This is an optimization exercise on Yosys and OpenROAD, whose aim is small area and a short achievable clock period, not a production implementation. Where RTL was checked, it was by simulation tests only, not by an equivalence proof against the original. Not every run is shown, and edits may drop behaviour that the tests do not exercise. Only the layout flow was run in runs 2 and 3; the RTL was not checked for function there. Power figures rest on the tool's default switching activity, not on a simulated workload.

**flow/run.sh**
```bash
#!/bin/bash
# synth_recipe.tcl (not shown) runs the flow's synth.tcl, then flattens the netlist and writes it again
# the make line also repeats each setting of config.mk as NAME=value (left out here)
make -C /OpenROAD-flow-scripts/flow DESIGN_CONFIG=/design/flow/config.mk WORK_HOME=/design/flow/orfs CLKGATE_MAP_FILE= SYNTH_SCRIPT=/design/flow/synth_recipe.tcl finish
```
**flow/config.mk**
```make
export PLATFORM = sky130hd
export DESIGN_NAME = pipeline_sum
export DESIGN_NICKNAME = pipeline_sum
export VERILOG_FILES = /design/flow/design.v
export SDC_FILE = /design/flow/constraint.sdc
export NUM_CORES = 4
export LEC_CHECK = 0
export CAP_MARGIN = 20
export CORE_MARGIN = 2
export CORE_UTILIZATION = 40
export SLEW_MARGIN = 20
```
**flow/constraint.sdc**
```tcl
create_clock -name core_clock -period 36.0 [get_ports {clk}]
set_input_delay 7.2000 -clock core_clock [delete_from_list [all_inputs] [get_ports {clk}]]
set_output_delay 7.2000 -clock core_clock [all_outputs]
set_load 0.01 [all_outputs]
```
**flow/design.v**
```verilog
module pipeline_sum #(DATA_WIDTH = 16) (
    input clk,
    input [DATA_WIDTH-1:0] a, b,
    output [2*DATA_WIDTH-1:0] r
);
logic [DATA_WIDTH-1:0] r_or, r_xor, r_div, r_slb;
assign r_or = a | b;
assign r_xor = a ^ b;
assign r_div = (b == '0) ? '1 : a / b;
assign r_slb = a << b;
logic [DATA_WIDTH-1:0] or_reg, xor_reg, div_reg, slb_reg;
always_ff @(posedge clk) begin
	  or_reg <= r_or;
	  xor_reg <= r_xor;
	  div_reg <= r_div;
	  slb_reg <= r_slb;
end
logic [2*DATA_WIDTH-1:0] partial_sum1, partial_sum2;
always_ff @(posedge clk) begin
	  partial_sum1 <= or_reg + div_reg;
	  partial_sum2 <= xor_reg + slb_reg;
end
logic [2*DATA_WIDTH-1:0] full_sum;
always_ff @(posedge clk) begin
     full_sum <= partial_sum1 + partial_sum2;
end
assign r = full_sum;
endmodule
```
Figure 1. Critical path on the layout (run 1).
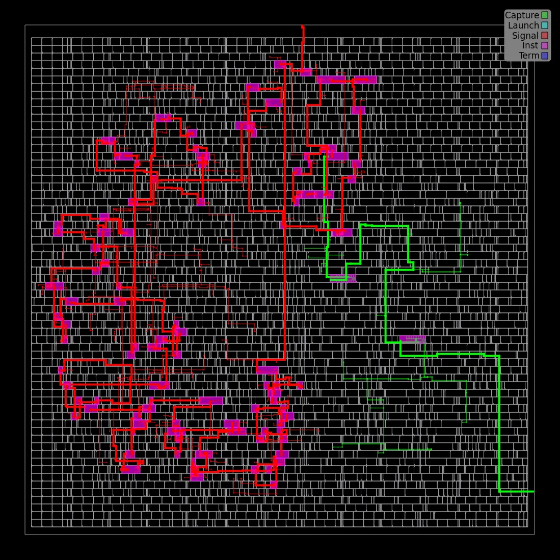
Finished Layout Cells: 2030
minimum clock period: 34090 ps
Setup TNS: 0 ps
Final WS setup: 1910 ps

Figure 2. Where the registers sit (run 1).
Scale bar: 50 microns.
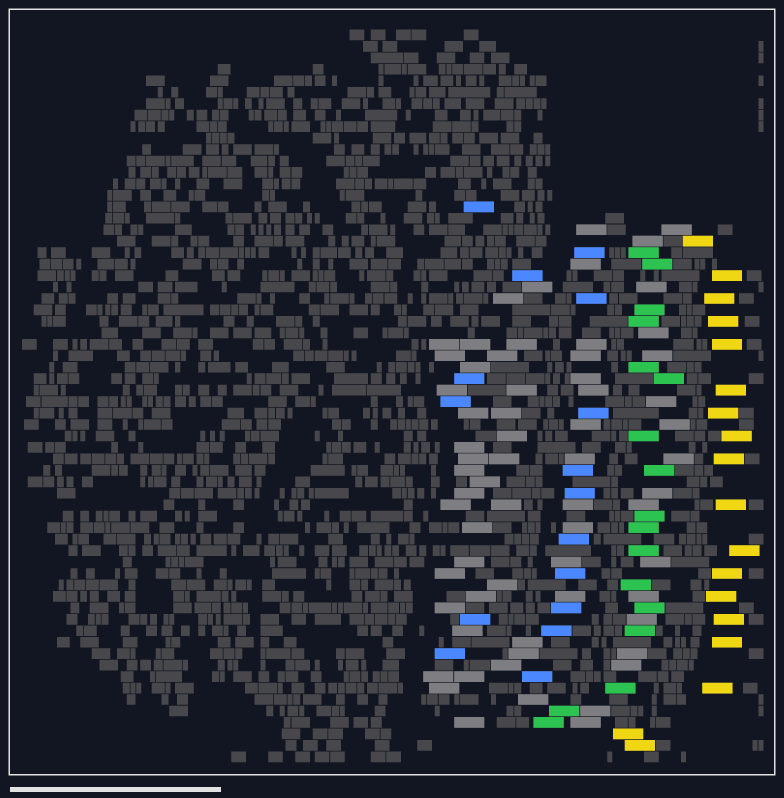
`full_sum` -> yellow  # flops 18
`partial_sum2` -> green  # flops 17
`div_reg` -> blue  # flops 16
not coloured = 65
Sequential Area: 2320 sq um
sequential cell power: 0.154 mW
fraction of standard cell area that is sequential: 16.2%
fin util: 46.6%

Figure 3. Clock network drawn from the DEF (run 1).
Scale bar: 50 microns.
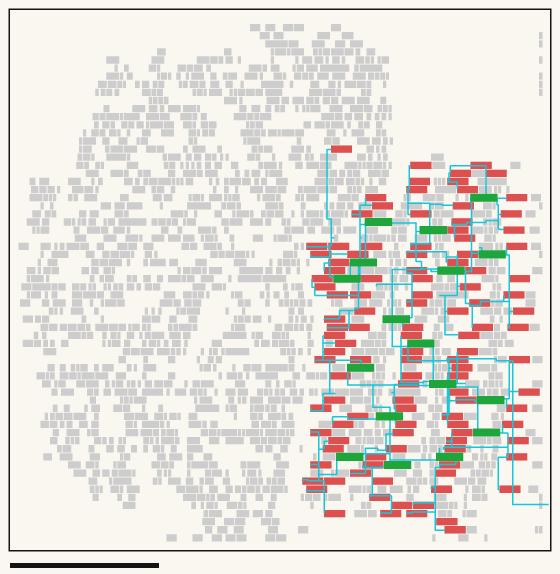
flip-flops -> red  # count 116
clock wires -> cyan  # length 1410 microns
clock-net drivers -> green  # count 17
routed clock nets = 18

==> results_dict.tcl, run 1 <==
set metrics [dict create \
    crit_type "input port to flop" \
    ant_nets 0 \
    antenna_found_initial 1 \
    finalCritPeriodShare_pct 94.7 \
    gp_congestion 0.937 \
    min_path_type "flop to flop" \
    gr-usage-met2_pct 36.1 \
    seq_area_frac_synth_pct 18.5 \
    tapCellCount 396 \
    comb-power_mw 0.246 \
    cts_max_path_buffers 2 \
    dpl.cell_count 1994 \
    r2r_end "partial_sum1[15]" \
    cts_resized 1 \
    status "no timing/DRC/antenna violations" \
    synth-seq-cells 116 \
    synth_edf_count 0 \
    peakVddDrop_mv 0.0198 \
    crit_buf_inv 6 \
    drt-total-wl_microns 37600 \
    io_buffer_count 50 \
    cpMaxStageDelayCell "or4_4" \
    switching_share_pct 34.6 \
    relSlewSlack_pct 35.2 \
    synth_area_leaders "ha_1 (20%), dfxtp_1 (18%), a21oi_1 (4.7%)" \
    cts_tree "built" \
    layout_commonest_cell "ha_1" \
    path_depth 107 \
    crit_family "compound AO/OA/AOI/OAI gates" \
    drive_gt1_share_pct 9.24 \
    inverters 102 \
    path_clk_slew_ps 50 \
]
Figure 4. Met1 routing (run 1).
Scale bar: 50 microns.
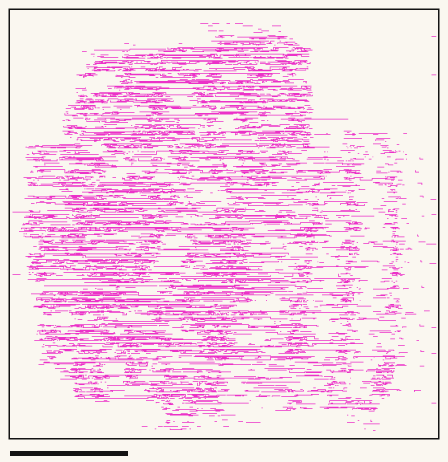

--- run 2 (changed files replaced; the others as in run 1) ---
removed: flow/run.sh
==> flow/design.v <==
module pipeline_sum (
    input clk,
    input [15:0] a, b,
    output [31:0] r
);
  wire [0:0] s0_r15_t = a[15:15];
  wire s0_r15_hz = ~(|b[15:1]);
  wire [1:0] s0_r15_bo;
  assign s0_r15_bo[0] = 1'b0;
  wire [0:0] s0_r15_p = s0_r15_t ^ b[0:0];
  assign s0_r15_bo[1] = s0_r15_p[0] ? b[0] : s0_r15_bo[0];
  wire s0_r15_q = s0_r15_hz & ~s0_r15_bo[1];
  wire [0:0] s0_r15_d;
  assign s0_r15_d[0] = s0_r15_q ? (s0_r15_p[0] ^ s0_r15_bo[0]) : s0_r15_t[0];
  wire [15:0] s0_r15_ra = {s0_r15_d, a[14:0]};
  wire [1:0] s0_r14_t = s0_r15_ra[15:14];
  wire s0_r14_hz = ~(|b[15:2]);
  wire [2:0] s0_r14_bo;
  assign s0_r14_bo[0] = 1'b0;
  wire [1:0] s0_r14_p = s0_r14_t ^ b[1:0];
  assign s0_r14_bo[1] = s0_r14_p[0] ? b[0] : s0_r14_bo[0];
  assign s0_r14_bo[2] = s0_r14_p[1] ? b[1] : s0_r14_bo[1];
  wire s0_r14_q = s0_r14_hz & ~s0_r14_bo[2];
  wire [1:0] s0_r14_d;
  assign s0_r14_d[0] = s0_r14_q ? (s0_r14_p[0] ^ s0_r14_bo[0]) : s0_r14_t[0];
  assign s0_r14_d[1] = s0_r14_q ? (s0_r14_p[1] ^ s0_r14_bo[1]) : s0_r14_t[1];
  wire [15:0] s0_r14_ra = {s0_r14_d, s0_r15_ra[13:0]};
  wire [2:0] s0_r13_t = s0_r14_ra[15:13];
  wire s0_r13_hz = ~(|b[15:3]);
  wire [3:0] s0_r13_bo;
  assign s0_r13_bo[0] = 1'b0;
  wire [2:0] s0_r13_p = s0_r13_t ^ b[2:0];
  assign s0_r13_bo[1] = s0_r13_p[0] ? b[0] : s0_r13_bo[0];
  assign s0_r13_bo[2] = s0_r13_p[1] ? b[1] : s0_r13_bo[1];
  assign s0_r13_bo[3] = s0_r13_p[2] ? b[2] : s0_r13_bo[2];
  wire s0_r13_q = s0_r13_hz & ~s0_r13_bo[3];
  wire [2:0] s0_r13_d;
  assign s0_r13_d[0] = s0_r13_q ? (s0_r13_p[0] ^ s0_r13_bo[0]) : s0_r13_t[0];
  assign s0_r13_d[1] = s0_r13_q ? (s0_r13_p[1] ^ s0_r13_bo[1]) : s0_r13_t[1];
  assign s0_r13_d[2] = s0_r13_q ? (s0_r13_p[2] ^ s0_r13_bo[2]) : s0_r13_t[2];
  wire [15:0] s0_r13_ra = {s0_r13_d, s0_r14_ra[12:0]};
  reg [15:0] ra_c1;
  reg [15:0] bb_c1;
  reg [2:0] ah_c1;
  reg q15_c1;
  reg q14_c1;
  reg q13_c1;
  always_ff @(posedge clk) begin
    ra_c1 <= s0_r13_ra;
    bb_c1 <= b;
    ah_c1 <= a[15:13];
    q15_c1 <= s0_r15_q;
    q14_c1 <= s0_r14_q;
    q13_c1 <= s0_r13_q;
  end
  wire [3:0] s1_r12_t = ra_c1[15:12];
  wire s1_r12_hz = ~(|bb_c1[15:4]);
  wire [4:0] s1_r12_bo;
  assign s1_r12_bo[0] = 1'b0;
  wire [3:0] s1_r12_p = s1_r12_t ^ bb_c1[3:0];
  assign s1_r12_bo[1] = s1_r12_p[0] ? bb_c1[0] : s1_r12_bo[0];
  assign s1_r12_bo[2] = s1_r12_p[1] ? bb_c1[1] : s1_r12_bo[1];
  assign s1_r12_bo[3] = s1_r12_p[2] ? bb_c1[2] : s1_r12_bo[2];
  assign s1_r12_bo[4] = s1_r12_p[3] ? bb_c1[3] : s1_r12_bo[3];
  wire s1_r12_q = s1_r12_hz & ~s1_r12_bo[4];
  wire [3:0] s1_r12_d;
  assign s1_r12_d[0] = s1_r12_q ? (s1_r12_p[0] ^ s1_r12_bo[0]) : s1_r12_t[0];
  assign s1_r12_d[1] = s1_r12_q ? (s1_r12_p[1] ^ s1_r12_bo[1]) : s1_r12_t[1];
  assign s1_r12_d[2] = s1_r12_q ? (s1_r12_p[2] ^ s1_r12_bo[2]) : s1_r12_t[2];
  assign s1_r12_d[3] = s1_r12_q ? (s1_r12_p[3] ^ s1_r12_bo[3]) : s1_r12_t[3];
  wire [15:0] s1_r12_ra = {s1_r12_d, ra_c1[11:0]};
  wire [4:0] s1_r11_t = s1_r12_ra[15:11];
  wire s1_r11_hz = ~(|bb_c1[15:5]);
  wire [5:0] s1_r11_bo;
  assign s1_r11_bo[0] = 1'b0;
  wire [4:0] s1_r11_p = s1_r11_t ^ bb_c1[4:0];
  assign s1_r11_bo[1] = s1_r11_p[0] ? bb_c1[0] : s1_r11_bo[0];
  assign s1_r11_bo[2] = s1_r11_p[1] ? bb_c1[1] : s1_r11_bo[1];
  assign s1_r11_bo[3] = s1_r11_p[2] ? bb_c1[2] : s1_r11_bo[2];
  assign s1_r11_bo[4] = s1_r11_p[3] ? bb_c1[3] : s1_r11_bo[3];
  assign s1_r11_bo[5] = s1_r11_p[4] ? bb_c1[4] : s1_r11_bo[4];
  wire s1_r11_q = s1_r11_hz & ~s1_r11_bo[5];
  wire [4:0] s1_r11_d;
  assign s1_r11_d[0] = s1_r11_q ? (s1_r11_p[0] ^ s1_r11_bo[0]) : s1_r11_t[0];
  assign s1_r11_d[1] = s1_r11_q ? (s1_r11_p[1] ^ s1_r11_bo[1]) : s1_r11_t[1];
  assign s1_r11_d[2] = s1_r11_q ? (s1_r11_p[2] ^ s1_r11_bo[2]) : s1_r11_t[2];
  assign s1_r11_d[3] = s1_r11_q ? (s1_r11_p[3] ^ s1_r11_bo[3]) : s1_r11_t[3];
  assign s1_r11_d[4] = s1_r11_q ? (s1_r11_p[4] ^ s1_r11_bo[4]) : s1_r11_t[4];
  wire [15:0] s1_r11_ra = {s1_r11_d, s1_r12_ra[10:0]};
  wire [5:0] s1_r10_t = s1_r11_ra[15:10];
  wire s1_r10_hz = ~(|bb_c1[15:6]);
  wire [6:0] s1_r10_bo;
  assign s1_r10_bo[0] = 1'b0;
  wire [5:0] s1_r10_p = s1_r10_t ^ bb_c1[5:0];
  assign s1_r10_bo[1] = s1_r10_p[0] ? bb_c1[0] : s1_r10_bo[0];
  assign s1_r10_bo[2] = s1_r10_p[1] ? bb_c1[1] : s1_r10_bo[1];
  assign s1_r10_bo[3] = s1_r10_p[2] ? bb_c1[2] : s1_r10_bo[2];
  assign s1_r10_bo[4] = s1_r10_p[3] ? bb_c1[3] : s1_r10_bo[3];
  assign s1_r10_bo[5] = s1_r10_p[4] ? bb_c1[4] : s1_r10_bo[4];
  assign s1_r10_bo[6] = s1_r10_p[5] ? bb_c1[5] : s1_r10_bo[5];
  wire s1_r10_q = s1_r10_hz & ~s1_r10_bo[6];
  wire [5:0] s1_r10_d;
  assign s1_r10_d[0] = s1_r10_q ? (s1_r10_p[0] ^ s1_r10_bo[0]) : s1_r10_t[0];
  assign s1_r10_d[1] = s1_r10_q ? (s1_r10_p[1] ^ s1_r10_bo[1]) : s1_r10_t[1];
  assign s1_r10_d[2] = s1_r10_q ? (s1_r10_p[2] ^ s1_r10_bo[2]) : s1_r10_t[2];
  assign s1_r10_d[3] = s1_r10_q ? (s1_r10_p[3] ^ s1_r10_bo[3]) : s1_r10_t[3];
  assign s1_r10_d[4] = s1_r10_q ? (s1_r10_p[4] ^ s1_r10_bo[4]) : s1_r10_t[4];
  assign s1_r10_d[5] = s1_r10_q ? (s1_r10_p[5] ^ s1_r10_bo[5]) : s1_r10_t[5];
  wire [15:0] s1_r10_ra = {s1_r10_d, s1_r11_ra[9:0]};
  wire [6:0] s1_r9_t = s1_r10_ra[15:9];
  wire s1_r9_hz = ~(|bb_c1[15:7]);
  wire [7:0] s1_r9_bo;
  assign s1_r9_bo[0] = 1'b0;
  wire [6:0] s1_r9_p = s1_r9_t ^ bb_c1[6:0];
  assign s1_r9_bo[1] = s1_r9_p[0] ? bb_c1[0] : s1_r9_bo[0];
  assign s1_r9_bo[2] = s1_r9_p[1] ? bb_c1[1] : s1_r9_bo[1];
  assign s1_r9_bo[3] = s1_r9_p[2] ? bb_c1[2] : s1_r9_bo[2];
  assign s1_r9_bo[4] = s1_r9_p[3] ? bb_c1[3] : s1_r9_bo[3];
  assign s1_r9_bo[5] = s1_r9_p[4] ? bb_c1[4] : s1_r9_bo[4];
  assign s1_r9_bo[6] = s1_r9_p[5] ? bb_c1[5] : s1_r9_bo[5];
  assign s1_r9_bo[7] = s1_r9_p[6] ? bb_c1[6] : s1_r9_bo[6];
  wire s1_r9_q = s1_r9_hz & ~s1_r9_bo[7];
  wire [6:0] s1_r9_d;
  assign s1_r9_d[0] = s1_r9_q ? (s1_r9_p[0] ^ s1_r9_bo[0]) : s1_r9_t[0];
  assign s1_r9_d[1] = s1_r9_q ? (s1_r9_p[1] ^ s1_r9_bo[1]) : s1_r9_t[1];
  assign s1_r9_d[2] = s1_r9_q ? (s1_r9_p[2] ^ s1_r9_bo[2]) : s1_r9_t[2];
  assign s1_r9_d[3] = s1_r9_q ? (s1_r9_p[3] ^ s1_r9_bo[3]) : s1_r9_t[3];
  assign s1_r9_d[4] = s1_r9_q ? (s1_r9_p[4] ^ s1_r9_bo[4]) : s1_r9_t[4];
  assign s1_r9_d[5] = s1_r9_q ? (s1_r9_p[5] ^ s1_r9_bo[5]) : s1_r9_t[5];
  assign s1_r9_d[6] = s1_r9_q ? (s1_r9_p[6] ^ s1_r9_bo[6]) : s1_r9_t[6];
  wire [15:0] s1_r9_ra = {s1_r9_d, s1_r10_ra[8:0]};
  wire [7:0] s1_r8_t = s1_r9_ra[15:8];
  wire s1_r8_hz = ~(|bb_c1[15:8]);
  wire [8:0] s1_r8_bo;
  assign s1_r8_bo[0] = 1'b0;
  wire [7:0] s1_r8_p = s1_r8_t ^ bb_c1[7:0];
  assign s1_r8_bo[1] = s1_r8_p[0] ? bb_c1[0] : s1_r8_bo[0];
  assign s1_r8_bo[2] = s1_r8_p[1] ? bb_c1[1] : s1_r8_bo[1];
  assign s1_r8_bo[3] = s1_r8_p[2] ? bb_c1[2] : s1_r8_bo[2];
  assign s1_r8_bo[4] = s1_r8_p[3] ? bb_c1[3] : s1_r8_bo[3];
  assign s1_r8_bo[5] = s1_r8_p[4] ? bb_c1[4] : s1_r8_bo[4];
  assign s1_r8_bo[6] = s1_r8_p[5] ? bb_c1[5] : s1_r8_bo[5];
  assign s1_r8_bo[7] = s1_r8_p[6] ? bb_c1[6] : s1_r8_bo[6];
  assign s1_r8_bo[8] = s1_r8_p[7] ? bb_c1[7] : s1_r8_bo[7];
  wire s1_r8_q = s1_r8_hz & ~s1_r8_bo[8];
  wire [7:0] s1_r8_d;
  assign s1_r8_d[0] = s1_r8_q ? (s1_r8_p[0] ^ s1_r8_bo[0]) : s1_r8_t[0];
  assign s1_r8_d[1] = s1_r8_q ? (s1_r8_p[1] ^ s1_r8_bo[1]) : s1_r8_t[1];
  assign s1_r8_d[2] = s1_r8_q ? (s1_r8_p[2] ^ s1_r8_bo[2]) : s1_r8_t[2];
  assign s1_r8_d[3] = s1_r8_q ? (s1_r8_p[3] ^ s1_r8_bo[3]) : s1_r8_t[3];
  assign s1_r8_d[4] = s1_r8_q ? (s1_r8_p[4] ^ s1_r8_bo[4]) : s1_r8_t[4];
  assign s1_r8_d[5] = s1_r8_q ? (s1_r8_p[5] ^ s1_r8_bo[5]) : s1_r8_t[5];
  assign s1_r8_d[6] = s1_r8_q ? (s1_r8_p[6] ^ s1_r8_bo[6]) : s1_r8_t[6];
  assign s1_r8_d[7] = s1_r8_q ? (s1_r8_p[7] ^ s1_r8_bo[7]) : s1_r8_t[7];
  wire [15:0] s1_r8_ra = {s1_r8_d, s1_r9_ra[7:0]};
  wire [8:0] s1_r7_t = s1_r8_ra[15:7];
  wire s1_r7_hz = ~(|bb_c1[15:9]);
  wire [9:0] s1_r7_bo;
  assign s1_r7_bo[0] = 1'b0;
  wire [8:0] s1_r7_p = s1_r7_t ^ bb_c1[8:0];
  assign s1_r7_bo[1] = s1_r7_p[0] ? bb_c1[0] : s1_r7_bo[0];
  assign s1_r7_bo[2] = s1_r7_p[1] ? bb_c1[1] : s1_r7_bo[1];
  assign s1_r7_bo[3] = s1_r7_p[2] ? bb_c1[2] : s1_r7_bo[2];
  assign s1_r7_bo[4] = s1_r7_p[3] ? bb_c1[3] : s1_r7_bo[3];
  assign s1_r7_bo[5] = s1_r7_p[4] ? bb_c1[4] : s1_r7_bo[4];
  assign s1_r7_bo[6] = s1_r7_p[5] ? bb_c1[5] : s1_r7_bo[5];
  assign s1_r7_bo[7] = s1_r7_p[6] ? bb_c1[6] : s1_r7_bo[6];
  assign s1_r7_bo[8] = s1_r7_p[7] ? bb_c1[7] : s1_r7_bo[7];
  assign s1_r7_bo[9] = s1_r7_p[8] ? bb_c1[8] : s1_r7_bo[8];
  wire s1_r7_q = s1_r7_hz & ~s1_r7_bo[9];
  wire [8:0] s1_r7_d;
  assign s1_r7_d[0] = s1_r7_q ? (s1_r7_p[0] ^ s1_r7_bo[0]) : s1_r7_t[0];
  assign s1_r7_d[1] = s1_r7_q ? (s1_r7_p[1] ^ s1_r7_bo[1]) : s1_r7_t[1];
  assign s1_r7_d[2] = s1_r7_q ? (s1_r7_p[2] ^ s1_r7_bo[2]) : s1_r7_t[2];
  assign s1_r7_d[3] = s1_r7_q ? (s1_r7_p[3] ^ s1_r7_bo[3]) : s1_r7_t[3];
  assign s1_r7_d[4] = s1_r7_q ? (s1_r7_p[4] ^ s1_r7_bo[4]) : s1_r7_t[4];
  assign s1_r7_d[5] = s1_r7_q ? (s1_r7_p[5] ^ s1_r7_bo[5]) : s1_r7_t[5];
  assign s1_r7_d[6] = s1_r7_q ? (s1_r7_p[6] ^ s1_r7_bo[6]) : s1_r7_t[6];
  assign s1_r7_d[7] = s1_r7_q ? (s1_r7_p[7] ^ s1_r7_bo[7]) : s1_r7_t[7];
  assign s1_r7_d[8] = s1_r7_q ? (s1_r7_p[8] ^ s1_r7_bo[8]) : s1_r7_t[8];
  wire [15:0] s1_r7_ra = {s1_r7_d, s1_r8_ra[6:0]};
  wire [9:0] s1_r6_t = s1_r7_ra[15:6];
  wire s1_r6_hz = ~(|bb_c1[15:10]);
  wire [10:0] s1_r6_bo;
  assign s1_r6_bo[0] = 1'b0;
  wire [9:0] s1_r6_p = s1_r6_t ^ bb_c1[9:0];
  assign s1_r6_bo[1] = s1_r6_p[0] ? bb_c1[0] : s1_r6_bo[0];
  assign s1_r6_bo[2] = s1_r6_p[1] ? bb_c1[1] : s1_r6_bo[1];
  assign s1_r6_bo[3] = s1_r6_p[2] ? bb_c1[2] : s1_r6_bo[2];
  assign s1_r6_bo[4] = s1_r6_p[3] ? bb_c1[3] : s1_r6_bo[3];
  assign s1_r6_bo[5] = s1_r6_p[4] ? bb_c1[4] : s1_r6_bo[4];
  assign s1_r6_bo[6] = s1_r6_p[5] ? bb_c1[5] : s1_r6_bo[5];
  assign s1_r6_bo[7] = s1_r6_p[6] ? bb_c1[6] : s1_r6_bo[6];
  assign s1_r6_bo[8] = s1_r6_p[7] ? bb_c1[7] : s1_r6_bo[7];
  assign s1_r6_bo[9] = s1_r6_p[8] ? bb_c1[8] : s1_r6_bo[8];
  assign s1_r6_bo[10] = s1_r6_p[9] ? bb_c1[9] : s1_r6_bo[9];
  wire s1_r6_q = s1_r6_hz & ~s1_r6_bo[10];
  wire [9:0] s1_r6_d;
  assign s1_r6_d[0] = s1_r6_q ? (s1_r6_p[0] ^ s1_r6_bo[0]) : s1_r6_t[0];
  assign s1_r6_d[1] = s1_r6_q ? (s1_r6_p[1] ^ s1_r6_bo[1]) : s1_r6_t[1];
  assign s1_r6_d[2] = s1_r6_q ? (s1_r6_p[2] ^ s1_r6_bo[2]) : s1_r6_t[2];
  assign s1_r6_d[3] = s1_r6_q ? (s1_r6_p[3] ^ s1_r6_bo[3]) : s1_r6_t[3];
  assign s1_r6_d[4] = s1_r6_q ? (s1_r6_p[4] ^ s1_r6_bo[4]) : s1_r6_t[4];
  assign s1_r6_d[5] = s1_r6_q ? (s1_r6_p[5] ^ s1_r6_bo[5]) : s1_r6_t[5];
  assign s1_r6_d[6] = s1_r6_q ? (s1_r6_p[6] ^ s1_r6_bo[6]) : s1_r6_t[6];
  assign s1_r6_d[7] = s1_r6_q ? (s1_r6_p[7] ^ s1_r6_bo[7]) : s1_r6_t[7];
  assign s1_r6_d[8] = s1_r6_q ? (s1_r6_p[8] ^ s1_r6_bo[8]) : s1_r6_t[8];
  assign s1_r6_d[9] = s1_r6_q ? (s1_r6_p[9] ^ s1_r6_bo[9]) : s1_r6_t[9];
  wire [15:0] s1_r6_ra = {s1_r6_d, s1_r7_ra[5:0]};
  wire [10:0] s1_r5_t = s1_r6_ra[15:5];
  wire s1_r5_hz = ~(|bb_c1[15:11]);
  wire [11:0] s1_r5_bo;
  assign s1_r5_bo[0] = 1'b0;
  wire [10:0] s1_r5_p = s1_r5_t ^ bb_c1[10:0];
  assign s1_r5_bo[1] = s1_r5_p[0] ? bb_c1[0] : s1_r5_bo[0];
  assign s1_r5_bo[2] = s1_r5_p[1] ? bb_c1[1] : s1_r5_bo[1];
  assign s1_r5_bo[3] = s1_r5_p[2] ? bb_c1[2] : s1_r5_bo[2];
  assign s1_r5_bo[4] = s1_r5_p[3] ? bb_c1[3] : s1_r5_bo[3];
  assign s1_r5_bo[5] = s1_r5_p[4] ? bb_c1[4] : s1_r5_bo[4];
  assign s1_r5_bo[6] = s1_r5_p[5] ? bb_c1[5] : s1_r5_bo[5];
  assign s1_r5_bo[7] = s1_r5_p[6] ? bb_c1[6] : s1_r5_bo[6];
  assign s1_r5_bo[8] = s1_r5_p[7] ? bb_c1[7] : s1_r5_bo[7];
  assign s1_r5_bo[9] = s1_r5_p[8] ? bb_c1[8] : s1_r5_bo[8];
  assign s1_r5_bo[10] = s1_r5_p[9] ? bb_c1[9] : s1_r5_bo[9];
  assign s1_r5_bo[11] = s1_r5_p[10] ? bb_c1[10] : s1_r5_bo[10];
  wire s1_r5_q = s1_r5_hz & ~s1_r5_bo[11];
  wire [10:0] s1_r5_d;
  assign s1_r5_d[0] = s1_r5_q ? (s1_r5_p[0] ^ s1_r5_bo[0]) : s1_r5_t[0];
  assign s1_r5_d[1] = s1_r5_q ? (s1_r5_p[1] ^ s1_r5_bo[1]) : s1_r5_t[1];
  assign s1_r5_d[2] = s1_r5_q ? (s1_r5_p[2] ^ s1_r5_bo[2]) : s1_r5_t[2];
  assign s1_r5_d[3] = s1_r5_q ? (s1_r5_p[3] ^ s1_r5_bo[3]) : s1_r5_t[3];
  assign s1_r5_d[4] = s1_r5_q ? (s1_r5_p[4] ^ s1_r5_bo[4]) : s1_r5_t[4];
  assign s1_r5_d[5] = s1_r5_q ? (s1_r5_p[5] ^ s1_r5_bo[5]) : s1_r5_t[5];
  assign s1_r5_d[6] = s1_r5_q ? (s1_r5_p[6] ^ s1_r5_bo[6]) : s1_r5_t[6];
  assign s1_r5_d[7] = s1_r5_q ? (s1_r5_p[7] ^ s1_r5_bo[7]) : s1_r5_t[7];
  assign s1_r5_d[8] = s1_r5_q ? (s1_r5_p[8] ^ s1_r5_bo[8]) : s1_r5_t[8];
  assign s1_r5_d[9] = s1_r5_q ? (s1_r5_p[9] ^ s1_r5_bo[9]) : s1_r5_t[9];
  assign s1_r5_d[10] = s1_r5_q ? (s1_r5_p[10] ^ s1_r5_bo[10]) : s1_r5_t[10];
  wire [15:0] s1_r5_ra = {s1_r5_d, s1_r6_ra[4:0]};
  reg [15:0] ra_c2;
  reg [15:0] bb_c2;
  reg [10:0] ah_c2;
  reg q15_c2;
  reg q14_c2;
  reg q13_c2;
  reg q12_c2;
  reg q11_c2;
  reg q10_c2;
  reg q9_c2;
  reg q8_c2;
  reg q7_c2;
  reg q6_c2;
  reg q5_c2;
  always_ff @(posedge clk) begin
    ra_c2 <= s1_r5_ra;
    bb_c2 <= bb_c1;
    ah_c2 <= {ah_c1, ra_c1[12:5]};
    q15_c2 <= q15_c1;
    q14_c2 <= q14_c1;
    q13_c2 <= q13_c1;
    q12_c2 <= s1_r12_q;
    q11_c2 <= s1_r11_q;
    q10_c2 <= s1_r10_q;
    q9_c2 <= s1_r9_q;
    q8_c2 <= s1_r8_q;
    q7_c2 <= s1_r7_q;
    q6_c2 <= s1_r6_q;
    q5_c2 <= s1_r5_q;
  end
  wire [15:0] xa = {ah_c2, ra_c2[4:0]};
  wire [15:0] sh = (bb_c2[15:4] == 12'd0) ? (xa << bb_c2[3:0]) : 16'd0;
  wire [17:0] xs = {2'b0, xa | bb_c2} + {2'b0, xa ^ bb_c2} + {2'b0, sh};
  wire [17:0] ym2 = xs + {1'b0, 1'b0, q15_c2, q14_c2, q13_c2, q12_c2, q11_c2, q10_c2, q9_c2, q8_c2, q7_c2, q6_c2, q5_c2, 1'b0, 1'b0, 1'b0, 1'b0, 1'b0};
  wire [11:0] s2_r4_t = ra_c2[15:4];
  wire s2_r4_hz = ~(|bb_c2[15:12]);
  wire [12:0] s2_r4_bo;
  assign s2_r4_bo[0] = 1'b0;
  wire [11:0] s2_r4_p = s2_r4_t ^ bb_c2[11:0];
  assign s2_r4_bo[1] = s2_r4_p[0] ? bb_c2[0] : s2_r4_bo[0];
  assign s2_r4_bo[2] = s2_r4_p[1] ? bb_c2[1] : s2_r4_bo[1];
  assign s2_r4_bo[3] = s2_r4_p[2] ? bb_c2[2] : s2_r4_bo[2];
  assign s2_r4_bo[4] = s2_r4_p[3] ? bb_c2[3] : s2_r4_bo[3];
  assign s2_r4_bo[5] = s2_r4_p[4] ? bb_c2[4] : s2_r4_bo[4];
  assign s2_r4_bo[6] = s2_r4_p[5] ? bb_c2[5] : s2_r4_bo[5];
  assign s2_r4_bo[7] = s2_r4_p[6] ? bb_c2[6] : s2_r4_bo[6];
  assign s2_r4_bo[8] = s2_r4_p[7] ? bb_c2[7] : s2_r4_bo[7];
  assign s2_r4_bo[9] = s2_r4_p[8] ? bb_c2[8] : s2_r4_bo[8];
  assign s2_r4_bo[10] = s2_r4_p[9] ? bb_c2[9] : s2_r4_bo[9];
  assign s2_r4_bo[11] = s2_r4_p[10] ? bb_c2[10] : s2_r4_bo[10];
  assign s2_r4_bo[12] = s2_r4_p[11] ? bb_c2[11] : s2_r4_bo[11];
  wire s2_r4_q = s2_r4_hz & ~s2_r4_bo[12];
  wire [11:0] s2_r4_d;
  assign s2_r4_d[0] = s2_r4_q ? (s2_r4_p[0] ^ s2_r4_bo[0]) : s2_r4_t[0];
  assign s2_r4_d[1] = s2_r4_q ? (s2_r4_p[1] ^ s2_r4_bo[1]) : s2_r4_t[1];
  assign s2_r4_d[2] = s2_r4_q ? (s2_r4_p[2] ^ s2_r4_bo[2]) : s2_r4_t[2];
  assign s2_r4_d[3] = s2_r4_q ? (s2_r4_p[3] ^ s2_r4_bo[3]) : s2_r4_t[3];
  assign s2_r4_d[4] = s2_r4_q ? (s2_r4_p[4] ^ s2_r4_bo[4]) : s2_r4_t[4];
  assign s2_r4_d[5] = s2_r4_q ? (s2_r4_p[5] ^ s2_r4_bo[5]) : s2_r4_t[5];
  assign s2_r4_d[6] = s2_r4_q ? (s2_r4_p[6] ^ s2_r4_bo[6]) : s2_r4_t[6];
  assign s2_r4_d[7] = s2_r4_q ? (s2_r4_p[7] ^ s2_r4_bo[7]) : s2_r4_t[7];
  assign s2_r4_d[8] = s2_r4_q ? (s2_r4_p[8] ^ s2_r4_bo[8]) : s2_r4_t[8];
  assign s2_r4_d[9] = s2_r4_q ? (s2_r4_p[9] ^ s2_r4_bo[9]) : s2_r4_t[9];
  assign s2_r4_d[10] = s2_r4_q ? (s2_r4_p[10] ^ s2_r4_bo[10]) : s2_r4_t[10];
  assign s2_r4_d[11] = s2_r4_q ? (s2_r4_p[11] ^ s2_r4_bo[11]) : s2_r4_t[11];
  wire [15:0] s2_r4_ra = {s2_r4_d, ra_c2[3:0]};
  wire [12:0] s2_r3_t = s2_r4_ra[15:3];
  wire s2_r3_hz = ~(|bb_c2[15:13]);
  wire [13:0] s2_r3_bo;
  assign s2_r3_bo[0] = 1'b0;
  wire [12:0] s2_r3_p = s2_r3_t ^ bb_c2[12:0];
  assign s2_r3_bo[1] = s2_r3_p[0] ? bb_c2[0] : s2_r3_bo[0];
  assign s2_r3_bo[2] = s2_r3_p[1] ? bb_c2[1] : s2_r3_bo[1];
  assign s2_r3_bo[3] = s2_r3_p[2] ? bb_c2[2] : s2_r3_bo[2];
  assign s2_r3_bo[4] = s2_r3_p[3] ? bb_c2[3] : s2_r3_bo[3];
  assign s2_r3_bo[5] = s2_r3_p[4] ? bb_c2[4] : s2_r3_bo[4];
  assign s2_r3_bo[6] = s2_r3_p[5] ? bb_c2[5] : s2_r3_bo[5];
  assign s2_r3_bo[7] = s2_r3_p[6] ? bb_c2[6] : s2_r3_bo[6];
  assign s2_r3_bo[8] = s2_r3_p[7] ? bb_c2[7] : s2_r3_bo[7];
  assign s2_r3_bo[9] = s2_r3_p[8] ? bb_c2[8] : s2_r3_bo[8];
  assign s2_r3_bo[10] = s2_r3_p[9] ? bb_c2[9] : s2_r3_bo[9];
  assign s2_r3_bo[11] = s2_r3_p[10] ? bb_c2[10] : s2_r3_bo[10];
  assign s2_r3_bo[12] = s2_r3_p[11] ? bb_c2[11] : s2_r3_bo[11];
  assign s2_r3_bo[13] = s2_r3_p[12] ? bb_c2[12] : s2_r3_bo[12];
  wire s2_r3_q = s2_r3_hz & ~s2_r3_bo[13];
  wire [12:0] s2_r3_d;
  assign s2_r3_d[0] = s2_r3_q ? (s2_r3_p[0] ^ s2_r3_bo[0]) : s2_r3_t[0];
  assign s2_r3_d[1] = s2_r3_q ? (s2_r3_p[1] ^ s2_r3_bo[1]) : s2_r3_t[1];
  assign s2_r3_d[2] = s2_r3_q ? (s2_r3_p[2] ^ s2_r3_bo[2]) : s2_r3_t[2];
  assign s2_r3_d[3] = s2_r3_q ? (s2_r3_p[3] ^ s2_r3_bo[3]) : s2_r3_t[3];
  assign s2_r3_d[4] = s2_r3_q ? (s2_r3_p[4] ^ s2_r3_bo[4]) : s2_r3_t[4];
  assign s2_r3_d[5] = s2_r3_q ? (s2_r3_p[5] ^ s2_r3_bo[5]) : s2_r3_t[5];
  assign s2_r3_d[6] = s2_r3_q ? (s2_r3_p[6] ^ s2_r3_bo[6]) : s2_r3_t[6];
  assign s2_r3_d[7] = s2_r3_q ? (s2_r3_p[7] ^ s2_r3_bo[7]) : s2_r3_t[7];
  assign s2_r3_d[8] = s2_r3_q ? (s2_r3_p[8] ^ s2_r3_bo[8]) : s2_r3_t[8];
  assign s2_r3_d[9] = s2_r3_q ? (s2_r3_p[9] ^ s2_r3_bo[9]) : s2_r3_t[9];
  assign s2_r3_d[10] = s2_r3_q ? (s2_r3_p[10] ^ s2_r3_bo[10]) : s2_r3_t[10];
  assign s2_r3_d[11] = s2_r3_q ? (s2_r3_p[11] ^ s2_r3_bo[11]) : s2_r3_t[11];
  assign s2_r3_d[12] = s2_r3_q ? (s2_r3_p[12] ^ s2_r3_bo[12]) : s2_r3_t[12];
  wire [15:0] s2_r3_ra = {s2_r3_d, s2_r4_ra[2:0]};
  wire [13:0] s2_r2_t = s2_r3_ra[15:2];
  wire s2_r2_hz = ~(|bb_c2[15:14]);
  wire [14:0] s2_r2_bo;
  assign s2_r2_bo[0] = 1'b0;
  wire [13:0] s2_r2_p = s2_r2_t ^ bb_c2[13:0];
  assign s2_r2_bo[1] = s2_r2_p[0] ? bb_c2[0] : s2_r2_bo[0];
  assign s2_r2_bo[2] = s2_r2_p[1] ? bb_c2[1] : s2_r2_bo[1];
  assign s2_r2_bo[3] = s2_r2_p[2] ? bb_c2[2] : s2_r2_bo[2];
  assign s2_r2_bo[4] = s2_r2_p[3] ? bb_c2[3] : s2_r2_bo[3];
  assign s2_r2_bo[5] = s2_r2_p[4] ? bb_c2[4] : s2_r2_bo[4];
  assign s2_r2_bo[6] = s2_r2_p[5] ? bb_c2[5] : s2_r2_bo[5];
  assign s2_r2_bo[7] = s2_r2_p[6] ? bb_c2[6] : s2_r2_bo[6];
  assign s2_r2_bo[8] = s2_r2_p[7] ? bb_c2[7] : s2_r2_bo[7];
  assign s2_r2_bo[9] = s2_r2_p[8] ? bb_c2[8] : s2_r2_bo[8];
  assign s2_r2_bo[10] = s2_r2_p[9] ? bb_c2[9] : s2_r2_bo[9];
  assign s2_r2_bo[11] = s2_r2_p[10] ? bb_c2[10] : s2_r2_bo[10];
  assign s2_r2_bo[12] = s2_r2_p[11] ? bb_c2[11] : s2_r2_bo[11];
  assign s2_r2_bo[13] = s2_r2_p[12] ? bb_c2[12] : s2_r2_bo[12];
  assign s2_r2_bo[14] = s2_r2_p[13] ? bb_c2[13] : s2_r2_bo[13];
  wire s2_r2_q = s2_r2_hz & ~s2_r2_bo[14];
  wire [13:0] s2_r2_d;
  assign s2_r2_d[0] = s2_r2_q ? (s2_r2_p[0] ^ s2_r2_bo[0]) : s2_r2_t[0];
  assign s2_r2_d[1] = s2_r2_q ? (s2_r2_p[1] ^ s2_r2_bo[1]) : s2_r2_t[1];
  assign s2_r2_d[2] = s2_r2_q ? (s2_r2_p[2] ^ s2_r2_bo[2]) : s2_r2_t[2];
  assign s2_r2_d[3] = s2_r2_q ? (s2_r2_p[3] ^ s2_r2_bo[3]) : s2_r2_t[3];
  assign s2_r2_d[4] = s2_r2_q ? (s2_r2_p[4] ^ s2_r2_bo[4]) : s2_r2_t[4];
  assign s2_r2_d[5] = s2_r2_q ? (s2_r2_p[5] ^ s2_r2_bo[5]) : s2_r2_t[5];
  assign s2_r2_d[6] = s2_r2_q ? (s2_r2_p[6] ^ s2_r2_bo[6]) : s2_r2_t[6];
  assign s2_r2_d[7] = s2_r2_q ? (s2_r2_p[7] ^ s2_r2_bo[7]) : s2_r2_t[7];
  assign s2_r2_d[8] = s2_r2_q ? (s2_r2_p[8] ^ s2_r2_bo[8]) : s2_r2_t[8];
  assign s2_r2_d[9] = s2_r2_q ? (s2_r2_p[9] ^ s2_r2_bo[9]) : s2_r2_t[9];
  assign s2_r2_d[10] = s2_r2_q ? (s2_r2_p[10] ^ s2_r2_bo[10]) : s2_r2_t[10];
  assign s2_r2_d[11] = s2_r2_q ? (s2_r2_p[11] ^ s2_r2_bo[11]) : s2_r2_t[11];
  assign s2_r2_d[12] = s2_r2_q ? (s2_r2_p[12] ^ s2_r2_bo[12]) : s2_r2_t[12];
  assign s2_r2_d[13] = s2_r2_q ? (s2_r2_p[13] ^ s2_r2_bo[13]) : s2_r2_t[13];
  wire [15:0] s2_r2_ra = {s2_r2_d, s2_r3_ra[1:0]};
  wire [15:0] s2_x4_t = s2_r2_ra;
  wire [17:0] s2_x4_b1 = {2'b0, bb_c2};
  wire [17:0] s2_x4_b2 = {1'b0, bb_c2, 1'b0};
  wire [17:0] s2_x4_b3 = s2_x4_b1 + s2_x4_b2;
  wire [16:0] s2_x4_c1;
  assign s2_x4_c1[0] = 1'b0;
  assign s2_x4_c1[1] = (s2_x4_t[0] ^ s2_x4_b1[0]) ? s2_x4_b1[0] : s2_x4_c1[0];
  assign s2_x4_c1[2] = (s2_x4_t[1] ^ s2_x4_b1[1]) ? s2_x4_b1[1] : s2_x4_c1[1];
  assign s2_x4_c1[3] = (s2_x4_t[2] ^ s2_x4_b1[2]) ? s2_x4_b1[2] : s2_x4_c1[2];
  assign s2_x4_c1[4] = (s2_x4_t[3] ^ s2_x4_b1[3]) ? s2_x4_b1[3] : s2_x4_c1[3];
  assign s2_x4_c1[5] = (s2_x4_t[4] ^ s2_x4_b1[4]) ? s2_x4_b1[4] : s2_x4_c1[4];
  assign s2_x4_c1[6] = (s2_x4_t[5] ^ s2_x4_b1[5]) ? s2_x4_b1[5] : s2_x4_c1[5];
  assign s2_x4_c1[7] = (s2_x4_t[6] ^ s2_x4_b1[6]) ? s2_x4_b1[6] : s2_x4_c1[6];
  assign s2_x4_c1[8] = (s2_x4_t[7] ^ s2_x4_b1[7]) ? s2_x4_b1[7] : s2_x4_c1[7];
  assign s2_x4_c1[9] = (s2_x4_t[8] ^ s2_x4_b1[8]) ? s2_x4_b1[8] : s2_x4_c1[8];
  assign s2_x4_c1[10] = (s2_x4_t[9] ^ s2_x4_b1[9]) ? s2_x4_b1[9] : s2_x4_c1[9];
  assign s2_x4_c1[11] = (s2_x4_t[10] ^ s2_x4_b1[10]) ? s2_x4_b1[10] : s2_x4_c1[10];
  assign s2_x4_c1[12] = (s2_x4_t[11] ^ s2_x4_b1[11]) ? s2_x4_b1[11] : s2_x4_c1[11];
  assign s2_x4_c1[13] = (s2_x4_t[12] ^ s2_x4_b1[12]) ? s2_x4_b1[12] : s2_x4_c1[12];
  assign s2_x4_c1[14] = (s2_x4_t[13] ^ s2_x4_b1[13]) ? s2_x4_b1[13] : s2_x4_c1[13];
  assign s2_x4_c1[15] = (s2_x4_t[14] ^ s2_x4_b1[14]) ? s2_x4_b1[14] : s2_x4_c1[14];
  assign s2_x4_c1[16] = (s2_x4_t[15] ^ s2_x4_b1[15]) ? s2_x4_b1[15] : s2_x4_c1[15];
  wire s2_x4_ge1 = ~(|s2_x4_b1[17:16]) & ~s2_x4_c1[16];
  wire [16:0] s2_x4_c2;
  assign s2_x4_c2[0] = 1'b0;
  assign s2_x4_c2[1] = (s2_x4_t[0] ^ s2_x4_b2[0]) ? s2_x4_b2[0] : s2_x4_c2[0];
  assign s2_x4_c2[2] = (s2_x4_t[1] ^ s2_x4_b2[1]) ? s2_x4_b2[1] : s2_x4_c2[1];
  assign s2_x4_c2[3] = (s2_x4_t[2] ^ s2_x4_b2[2]) ? s2_x4_b2[2] : s2_x4_c2[2];
  assign s2_x4_c2[4] = (s2_x4_t[3] ^ s2_x4_b2[3]) ? s2_x4_b2[3] : s2_x4_c2[3];
  assign s2_x4_c2[5] = (s2_x4_t[4] ^ s2_x4_b2[4]) ? s2_x4_b2[4] : s2_x4_c2[4];
  assign s2_x4_c2[6] = (s2_x4_t[5] ^ s2_x4_b2[5]) ? s2_x4_b2[5] : s2_x4_c2[5];
  assign s2_x4_c2[7] = (s2_x4_t[6] ^ s2_x4_b2[6]) ? s2_x4_b2[6] : s2_x4_c2[6];
  assign s2_x4_c2[8] = (s2_x4_t[7] ^ s2_x4_b2[7]) ? s2_x4_b2[7] : s2_x4_c2[7];
  assign s2_x4_c2[9] = (s2_x4_t[8] ^ s2_x4_b2[8]) ? s2_x4_b2[8] : s2_x4_c2[8];
  assign s2_x4_c2[10] = (s2_x4_t[9] ^ s2_x4_b2[9]) ? s2_x4_b2[9] : s2_x4_c2[9];
  assign s2_x4_c2[11] = (s2_x4_t[10] ^ s2_x4_b2[10]) ? s2_x4_b2[10] : s2_x4_c2[10];
  assign s2_x4_c2[12] = (s2_x4_t[11] ^ s2_x4_b2[11]) ? s2_x4_b2[11] : s2_x4_c2[11];
  assign s2_x4_c2[13] = (s2_x4_t[12] ^ s2_x4_b2[12]) ? s2_x4_b2[12] : s2_x4_c2[12];
  assign s2_x4_c2[14] = (s2_x4_t[13] ^ s2_x4_b2[13]) ? s2_x4_b2[13] : s2_x4_c2[13];
  assign s2_x4_c2[15] = (s2_x4_t[14] ^ s2_x4_b2[14]) ? s2_x4_b2[14] : s2_x4_c2[14];
  assign s2_x4_c2[16] = (s2_x4_t[15] ^ s2_x4_b2[15]) ? s2_x4_b2[15] : s2_x4_c2[15];
  wire s2_x4_ge2 = ~(|s2_x4_b2[17:16]) & ~s2_x4_c2[16];
  wire [16:0] s2_x4_c3;
  assign s2_x4_c3[0] = 1'b0;
  assign s2_x4_c3[1] = (s2_x4_t[0] ^ s2_x4_b3[0]) ? s2_x4_b3[0] : s2_x4_c3[0];
  assign s2_x4_c3[2] = (s2_x4_t[1] ^ s2_x4_b3[1]) ? s2_x4_b3[1] : s2_x4_c3[1];
  assign s2_x4_c3[3] = (s2_x4_t[2] ^ s2_x4_b3[2]) ? s2_x4_b3[2] : s2_x4_c3[2];
  assign s2_x4_c3[4] = (s2_x4_t[3] ^ s2_x4_b3[3]) ? s2_x4_b3[3] : s2_x4_c3[3];
  assign s2_x4_c3[5] = (s2_x4_t[4] ^ s2_x4_b3[4]) ? s2_x4_b3[4] : s2_x4_c3[4];
  assign s2_x4_c3[6] = (s2_x4_t[5] ^ s2_x4_b3[5]) ? s2_x4_b3[5] : s2_x4_c3[5];
  assign s2_x4_c3[7] = (s2_x4_t[6] ^ s2_x4_b3[6]) ? s2_x4_b3[6] : s2_x4_c3[6];
  assign s2_x4_c3[8] = (s2_x4_t[7] ^ s2_x4_b3[7]) ? s2_x4_b3[7] : s2_x4_c3[7];
  assign s2_x4_c3[9] = (s2_x4_t[8] ^ s2_x4_b3[8]) ? s2_x4_b3[8] : s2_x4_c3[8];
  assign s2_x4_c3[10] = (s2_x4_t[9] ^ s2_x4_b3[9]) ? s2_x4_b3[9] : s2_x4_c3[9];
  assign s2_x4_c3[11] = (s2_x4_t[10] ^ s2_x4_b3[10]) ? s2_x4_b3[10] : s2_x4_c3[10];
  assign s2_x4_c3[12] = (s2_x4_t[11] ^ s2_x4_b3[11]) ? s2_x4_b3[11] : s2_x4_c3[11];
  assign s2_x4_c3[13] = (s2_x4_t[12] ^ s2_x4_b3[12]) ? s2_x4_b3[12] : s2_x4_c3[12];
  assign s2_x4_c3[14] = (s2_x4_t[13] ^ s2_x4_b3[13]) ? s2_x4_b3[13] : s2_x4_c3[13];
  assign s2_x4_c3[15] = (s2_x4_t[14] ^ s2_x4_b3[14]) ? s2_x4_b3[14] : s2_x4_c3[14];
  assign s2_x4_c3[16] = (s2_x4_t[15] ^ s2_x4_b3[15]) ? s2_x4_b3[15] : s2_x4_c3[15];
  wire s2_x4_ge3 = ~(|s2_x4_b3[17:16]) & ~s2_x4_c3[16];
  wire s2_x4_q1 = s2_x4_ge2;
  wire s2_x4_q0 = s2_x4_q1 ? s2_x4_ge3 : s2_x4_ge1;
  wire [6:0] ml = {1'b0, ym2[5:0]} + {1'b0, 1'b0, s2_r4_q, s2_r3_q, s2_r2_q, 1'b0, 1'b0};
  wire lc1 = ml[0] & s2_x4_q0;
  wire lc2 = (ml[1] & s2_x4_q1) | ((ml[1] | s2_x4_q1) & lc1);
  wire [6:0] lo7;
  assign lo7[0] = ml[0] ^ s2_x4_q0;
  assign lo7[1] = ml[1] ^ s2_x4_q1 ^ lc1;
  assign lo7[2] = ml[2] ^ (lc2 & (1'b1));
  assign lo7[3] = ml[3] ^ (lc2 & (&ml[2:2]));
  assign lo7[4] = ml[4] ^ (lc2 & (&ml[3:2]));
  assign lo7[5] = ml[5] ^ (lc2 & (&ml[4:2]));
  assign lo7[6] = ml[6] ^ (lc2 & (&ml[5:2]));
  wire [11:0] h0 = ym2[17:6];
  reg [6:0] lo_c3;
  reg [11:0] hi_c3;
  always_ff @(posedge clk) begin
    lo_c3 <= lo7;
    hi_c3 <= h0;
  end
  wire [11:0] hs = hi_c3 + {11'd0, lo_c3[6]};
  assign r = {14'd0, hs, lo_c3[5:0]};
endmodule
==> flow/flow/run.sh <==
#!/bin/bash
set -euo pipefail
MARGIN=25
bash standard.sh SETUP_SLACK_MARGIN=$MARGIN SETUP_MOVE_SEQUENCE=sizeup,swap SKIP_GATE_CLONING=1 \
  "BUFFER_PORTS_ARGS=-buffer_cell sky130_fd_sc_hd__buf_1" finish > make_finish.log 2>&1
==> flow/standard.sh <==
#!/bin/bash
# synth_recipe.tcl (not shown) runs the flow's synth.tcl, then flattens the netlist and writes it again
# the make line also repeats each setting of config.mk as NAME=value (left out here)
make -C /OpenROAD-flow-scripts/flow DESIGN_CONFIG=/design/flow/config.mk WORK_HOME=/design/flow/orfs CLKGATE_MAP_FILE= SYNTH_SCRIPT=/design/flow/synth_recipe.tcl "${@:-finish}"
==> flow/config.mk <==
export PLATFORM = sky130hd
export DESIGN_NAME = pipeline_sum
export DESIGN_NICKNAME = pipeline_sum
export VERILOG_FILES = /design/flow/design.v
export SDC_FILE = /design/flow/constraint.sdc
export NUM_CORES = 4
export LEC_CHECK = 0
export ABC_AREA = 1
export CAP_MARGIN = 20
export CORE_MARGIN = 2
export CORE_UTILIZATION = 55
export SLEW_MARGIN = 20
Figure 5. Met1 routing (run 2).
Scale bar: 50 microns.
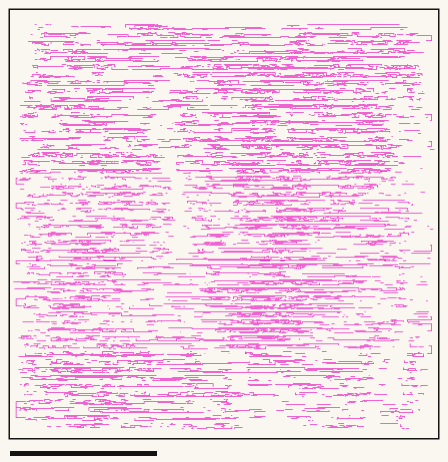
longest straight run = 51.5 microns
main direction = horizontal
wire length on this layer = 13100 microns
nets with wire on the layer = 1732
Vias: 10300
Post-Route WL: 28600 microns
M1 GR Usage: 34.1%

Figure 6. Clock network drawn from the DEF (run 2).
Scale bar: 50 microns.
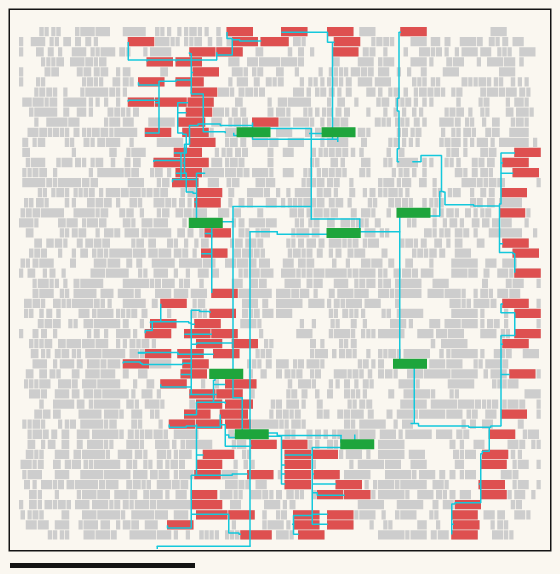
clock wires -> cyan  # length 1380 microns
flip-flops -> red  # count 111
clock-net drivers -> green  # count 9
routed clock nets = 10
flops lie = widely spread

==> run 2 against run 1 <==
- area after synthesis fell by 12%
- sequential power about the same
- synthesized cell count increased by 6.8%
- count of clock-buffer cells in the layout shrank 14
- sequential share of layout area up 1.2 points
- critical endpoint is now lo_c3[3]
- largest cell class unchanged
- largest power group unchanged
- highest routed layer unchanged
==> results_dict.tcl, run 2 <==
set metrics [dict create \
    status "no timing/DRC/antenna violations" \
    gr-usage-met2_pct 43.5 \
    relSlewSlack_pct 49.0 \
    fin_util_pct 66.0 \
    switching_share_pct 40.9 \
    synth.most_common_cell "nand2_1" \
    crit_buf_inv 7 \
    seq_area_frac_synth_pct 20.1 \
    cpMaxStageDelayCell "fa_2" \
    hold_path_end "q14_c2" \
    layout_commonest_cell "nand2_1" \
    final_cells 1973 \
    peakVddDrop_mv 0.0233 \
    setup_slack_ps 25460 \
    io_buffer_count 50 \
    cts_max_path_buffers 2 \
    min_path_type "flop to flop" \
    gp_congestion 0.911 \
    regArea_sq_um 2250 \
    synth-seq-cells 111 \
    path_depth 104 \
    dpl.cell_count 1957 \
    synth_top_family_by_area "simple AND/OR/NAND/NOR gates" \
    finalSetupTns_ps 0 \
    seqPwrFrac_pct 34.6 \
    seq-power_mw 0.151 \
    synth_area_leaders "dfxtp_1 (20%), nand2_1 (15%), ha_1 (9.3%)" \
    power.clock.fraction_pct 23.4 \
    ant_nets 0 \
    cts_tree "built" \
    inverters 270 \
    crit_family "simple AND/OR/NAND/NOR gates" \
    tapCellCount 265 \
    nNetsFinal 1848 \
    grt_pass1_vias 9088 \
    synth_xor_area_share_pct 5.61 \
    cts_resized 25 \
    synth_edf_count 0 \
    finalCritPeriodShare_pct 29.3 \
    r2r_end "lo_c3[3]" \
    sh_seq_area_pct 17.4 \
    fin_crit_ps 10540 \
    antenna_found_initial 0 \
    drive_gt1_share_pct 21.7 \
    comb-power_mw 0.184 \
    p_per_area_nw_per_um2 33.8 \
]
Figure 7. Critical path on the layout (run 2).
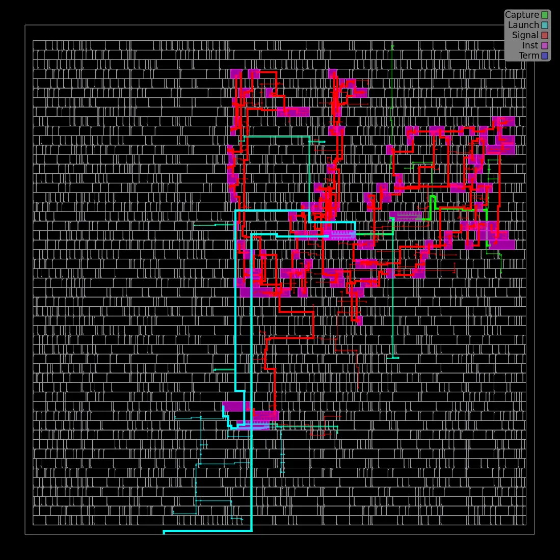

--- run 3: outline of the changes from run 2 ---
flow/design.v: 459 -> 473 lines; modules unchanged: 0
  pipeline_sum: edited, 459 -> 473 lines
==> flow/flow/run.sh (replaced) <==
#!/bin/bash
set -euo pipefail
MARGIN=25.5
PLAT="$FLOW_HOME/platforms/sky130hd/config.mk"
BASE=$(sed -n '/^export DONT_USE_CELLS += /,/^#/p' "$PLAT" | grep -o 'sky130_fd_sc_hd__[a-z0-9_]*' | tr '\n' ' ')
EXTRA=""
for c in maj3_1 maj3_2 maj3_4 fa_1 fa_2 fa_4 fah_1 fahcin_1 fahcon_1 ha_1 ha_2 ha_4; do
  EXTRA="$EXTRA sky130_fd_sc_hd__$c"
done
bash standard.sh SETUP_SLACK_MARGIN=$MARGIN SETUP_MOVE_SEQUENCE=sizeup,swap SKIP_GATE_CLONING=1 \
  "BUFFER_PORTS_ARGS=-buffer_cell sky130_fd_sc_hd__buf_1" \
  "DONT_USE_CELLS=$BASE$EXTRA" finish > make_finish.log 2>&1
Figure 8. Critical path on the layout (run 3).
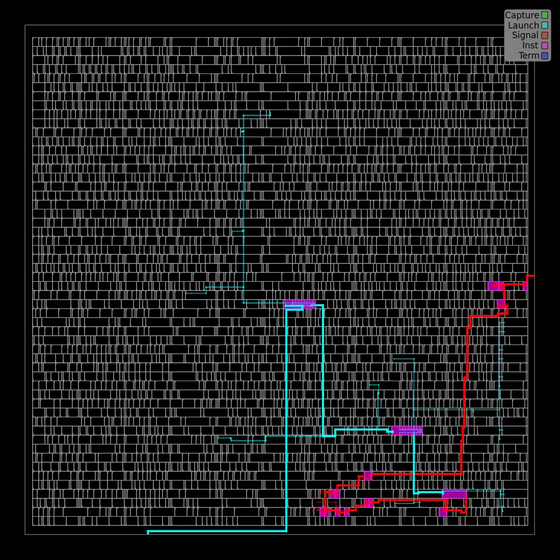
minimum clock period: 9850 ps
Final WS setup: 26150 ps
Finished Layout Cells: 2494

Figure 9. Met1 routing (run 3).
Scale bar: 50 microns.
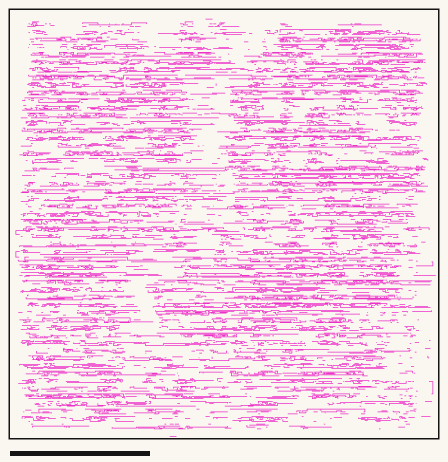
nets with wire on the layer = 2140
main direction = horizontal
longest straight run = 40.9 microns
share of all routed wire = 46%
wire length on this layer = 15100 microns

==> run 3 against run 2 <==
- utilization down 7.4 points
- critical path depth down 90
- setup slack better by 690 ps
- sequential share of layout area down 0.093 points
- largest cell class unchanged
==> results_dict.tcl, run 3 <==
set metrics [dict create \
    status "no timing/DRC/antenna violations" \
    sh_seq_area_pct 17.3 \
    ant_nets 0 \
    antennaDiodeCount 0 \
    synth_area_leaders "nand2_1 (22%), dfxtp_1 (18%), nand3_1 (8.9%)" \
    fin_util_pct 58.6 \
    switching_share_pct 40.4 \
    power.clock.fraction_pct 25.2 \
    cpMaxStageDelayCell "dfxtp_1" \
    synth_xor_area_share_pct 9.64 \
    synth-seq-cells 111 \
    path_depth 14 \
    relSlewSlack_pct 41.8 \
    seq-power_mw 0.150 \
    drive_gt1_share_pct 8.13 \
    synth_edf_count 0 \
    cts_max_path_buffers 2 \
    synth-adder-area-share_pct 0 \
    crit_buf_inv 4 \
    cts_resized 0 \
    finalSetupTns_ps 0 \
    vias 12900 \
    reg2reg_slack_ps 26810 \
    hold_path_end "q14_c2" \
    max_cap_violations 0 \
    synthArstFlopShare_pct 0 \
    synth_compound_area_share_pct 11.2 \
    die_w_microns 153 \
    crit_family "simple AND/OR/NAND/NOR gates" \
    inverters 321 \
    synth_top_family_by_area "simple AND/OR/NAND/NOR gates" \
    cts_root_buf "clkbuf_16" \
    drt-total-wl_microns 33000 \
    peakVddDrop_mv 0.0255 \
    htree_levels 3 \
    seq_area_frac_synth_pct 18.1 \
    io_buffer_count 50 \
    min_path_type "flop to flop" \
    finalCritPeriodShare_pct 27.4 \
    r2r_end "ra_c2[15]" \
    nNetsFinal 2242 \
    dpl.cell_count 2478 \
    comb-power_mw 0.176 \
    gp_congestion 0.925 \
    layout_commonest_cell "nand2_1" \
    antenna_found_initial 0 \
    tapCellCount 280 \
    seqPwrFrac_pct 34.5 \
    grt_pass1_vias 11600 \
    cts_tree "built" \
]
Figure 10. Clock network drawn from the DEF (run 3).
Scale bar: 50 microns.
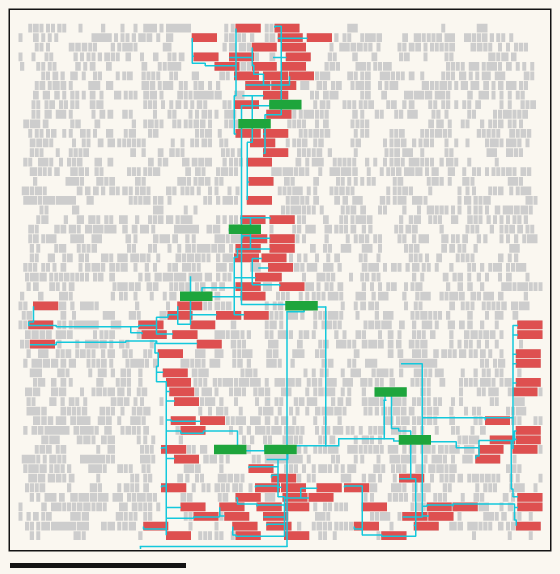

## Run 4: large edit since run 3, in outline
flow/design.v: 473 -> 462 lines; modules unchanged: 0
  pipeline_sum: edited, 473 -> 462 lines
==> flow/run.sh (new file) <==
#!/bin/bash
# synth_recipe.tcl (not shown) runs the flow's synth.tcl, then flattens the netlist and writes it again
# the make line also repeats each setting of config.mk as NAME=value (left out here)
make -C /OpenROAD-flow-scripts/flow DESIGN_CONFIG=/design/flow/config.mk WORK_HOME=/design/flow/orfs CLKGATE_MAP_FILE= SYNTH_SCRIPT=/design/flow/synth_recipe.tcl finish
--- a/flow/config.mk
+++ b/flow/config.mk
@@ -9,4 +9,4 @@
 export CAP_MARGIN = 20
 export CORE_MARGIN = 2
-export CORE_UTILIZATION = 55
+export CORE_UTILIZATION = 40
 export SLEW_MARGIN = 20
removed: flow/flow/run.sh
removed: flow/standard.sh
Figure 11. Clock network drawn from the DEF (run 4).
Scale bar: 50 microns.
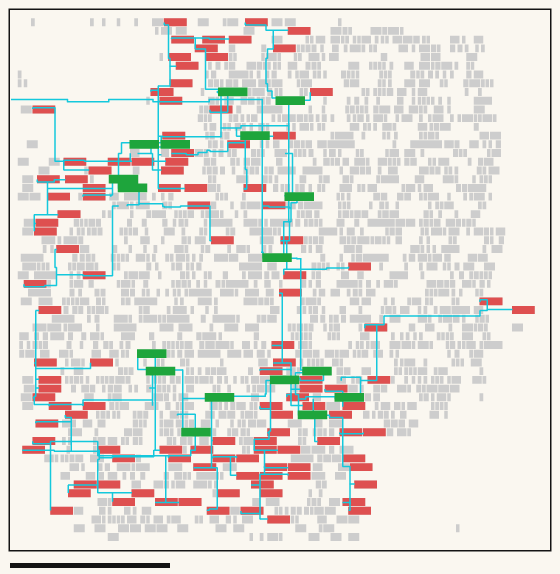
flip-flops -> red  # count 116
clock wires -> cyan  # length 1800 microns
clock-net drivers -> green  # count 17
routed clock nets = 18

Figure 12. M3 wires (run 4).
Cells faint in the background.
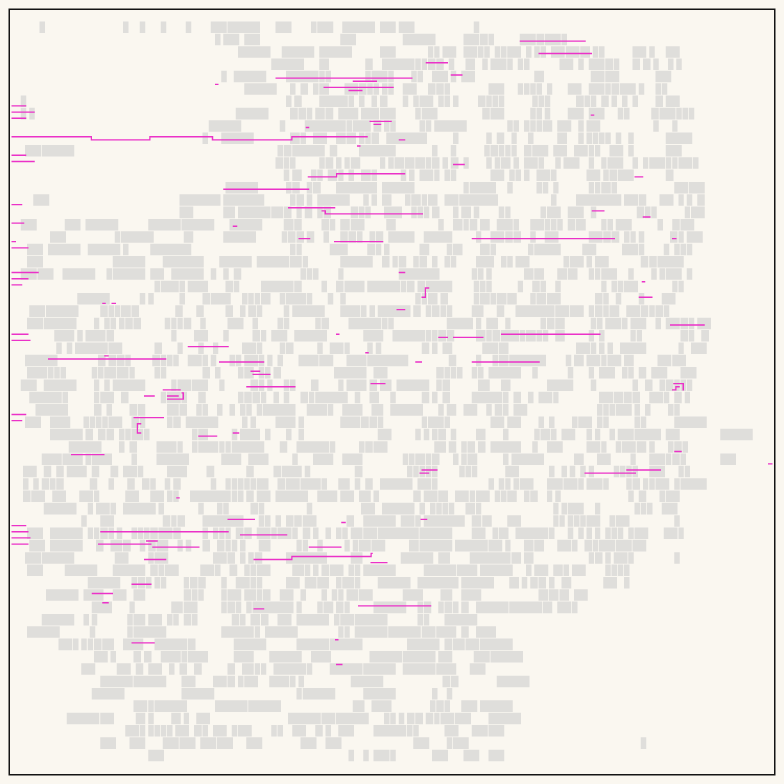
share of all routed wire = 2.6%
wire length on this layer = 706 microns

==> run 4 against run 3 <==
- final area shrank 6.7%
- wire length shrank 18%
- combinational power grew 11%
- count of clock-buffer cells in the layout grew 8
- area after synthesis shrank 12%
- clock power grew 48%
- via count shrank 27%
- die area grew 21%
- sequential share of layout area grew 2.1 points
- global-route usage shrank 8.6 points
- critical path type is now flop to flop
- critical endpoint is now q0_c3
- highest routed layer unchanged
==> results_dict.tcl, run 4 <==
set metrics [dict create \
    status "no timing/DRC/antenna violations" \
    max_cap_violations 0 \
    layout_commonest_cell "nand2_1" \
    seq-power_mw 0.168 \
    htree_levels 4 \
    synth_area_leaders "dfxtp_1 (21%), nand2_1 (14%), xor2_1 (9.2%)" \
    comb-power_mw 0.196 \
    crit_family "simple AND/OR/NAND/NOR gates" \
    synth_top_family_by_area "simple AND/OR/NAND/NOR gates" \
    reg2reg_slack_ps 22770 \
    final_cells 1961 \
    hold_path_end "y_c3[1]" \
    synth_xor_area_share_pct 15.3 \
    min_path_type "flop to flop" \
    vias 9459 \
    relSlewSlack_pct 36.0 \
    fin_crit_ps 13230 \
    path_depth 121 \
    grt_pass1_vias 8941 \
    antennaDiodeCount 0 \
    seqPwrFrac_pct 31.9 \
    cpMaxStageDelayCell "dfxtp_1" \
    cts_root_buf "clkbuf_16" \
    cts_tree "built" \
    drt-total-wl_microns 27000 \
    inverters 254 \
    tapCellCount 341 \
]

==> re-timing with driven ports <==
The flow's constraints put no driver on any port. The routed layouts listed below were extracted and timed again, unchanged, in two steps.
Step 1: set_driving_cell puts a clkbuf_16 on clk and a buf_2 on each other input, an assumption about the parent block.
Step 2 moves the port delays by t, midway between the first and last clock arrival at a register: inputs arrive t later, outputs are due t later. That takes back most of the time a late clock gives input paths.
a / b / c = no drivers / after step 1 / after step 2; a / b = the first two.
run | t (ns) | setup slack, ns | worst hold slack (ns)
run 1 | 0.442 | 1.908 / 1.917 / 1.475 | 0.445 / 0.445 / 0.445
run 2 | 0.406 | 25.465 / 25.465 / 25.443 | 0.329 / 0.329 / 0.329
run 3 | 0.395 | 26.151 / 26.111 / 26.427 | 0.328 / 0.328 / 0.328
run 4 | 0.457 | 22.767 / 22.767 / 22.767 | 0.322 / 0.322 / 0.322
After both steps every run listed still meets setup and hold. For run 1, which loses most, drivers alone change the setup slack by +0.009 ns; drivers and shift together by -0.433 ns.
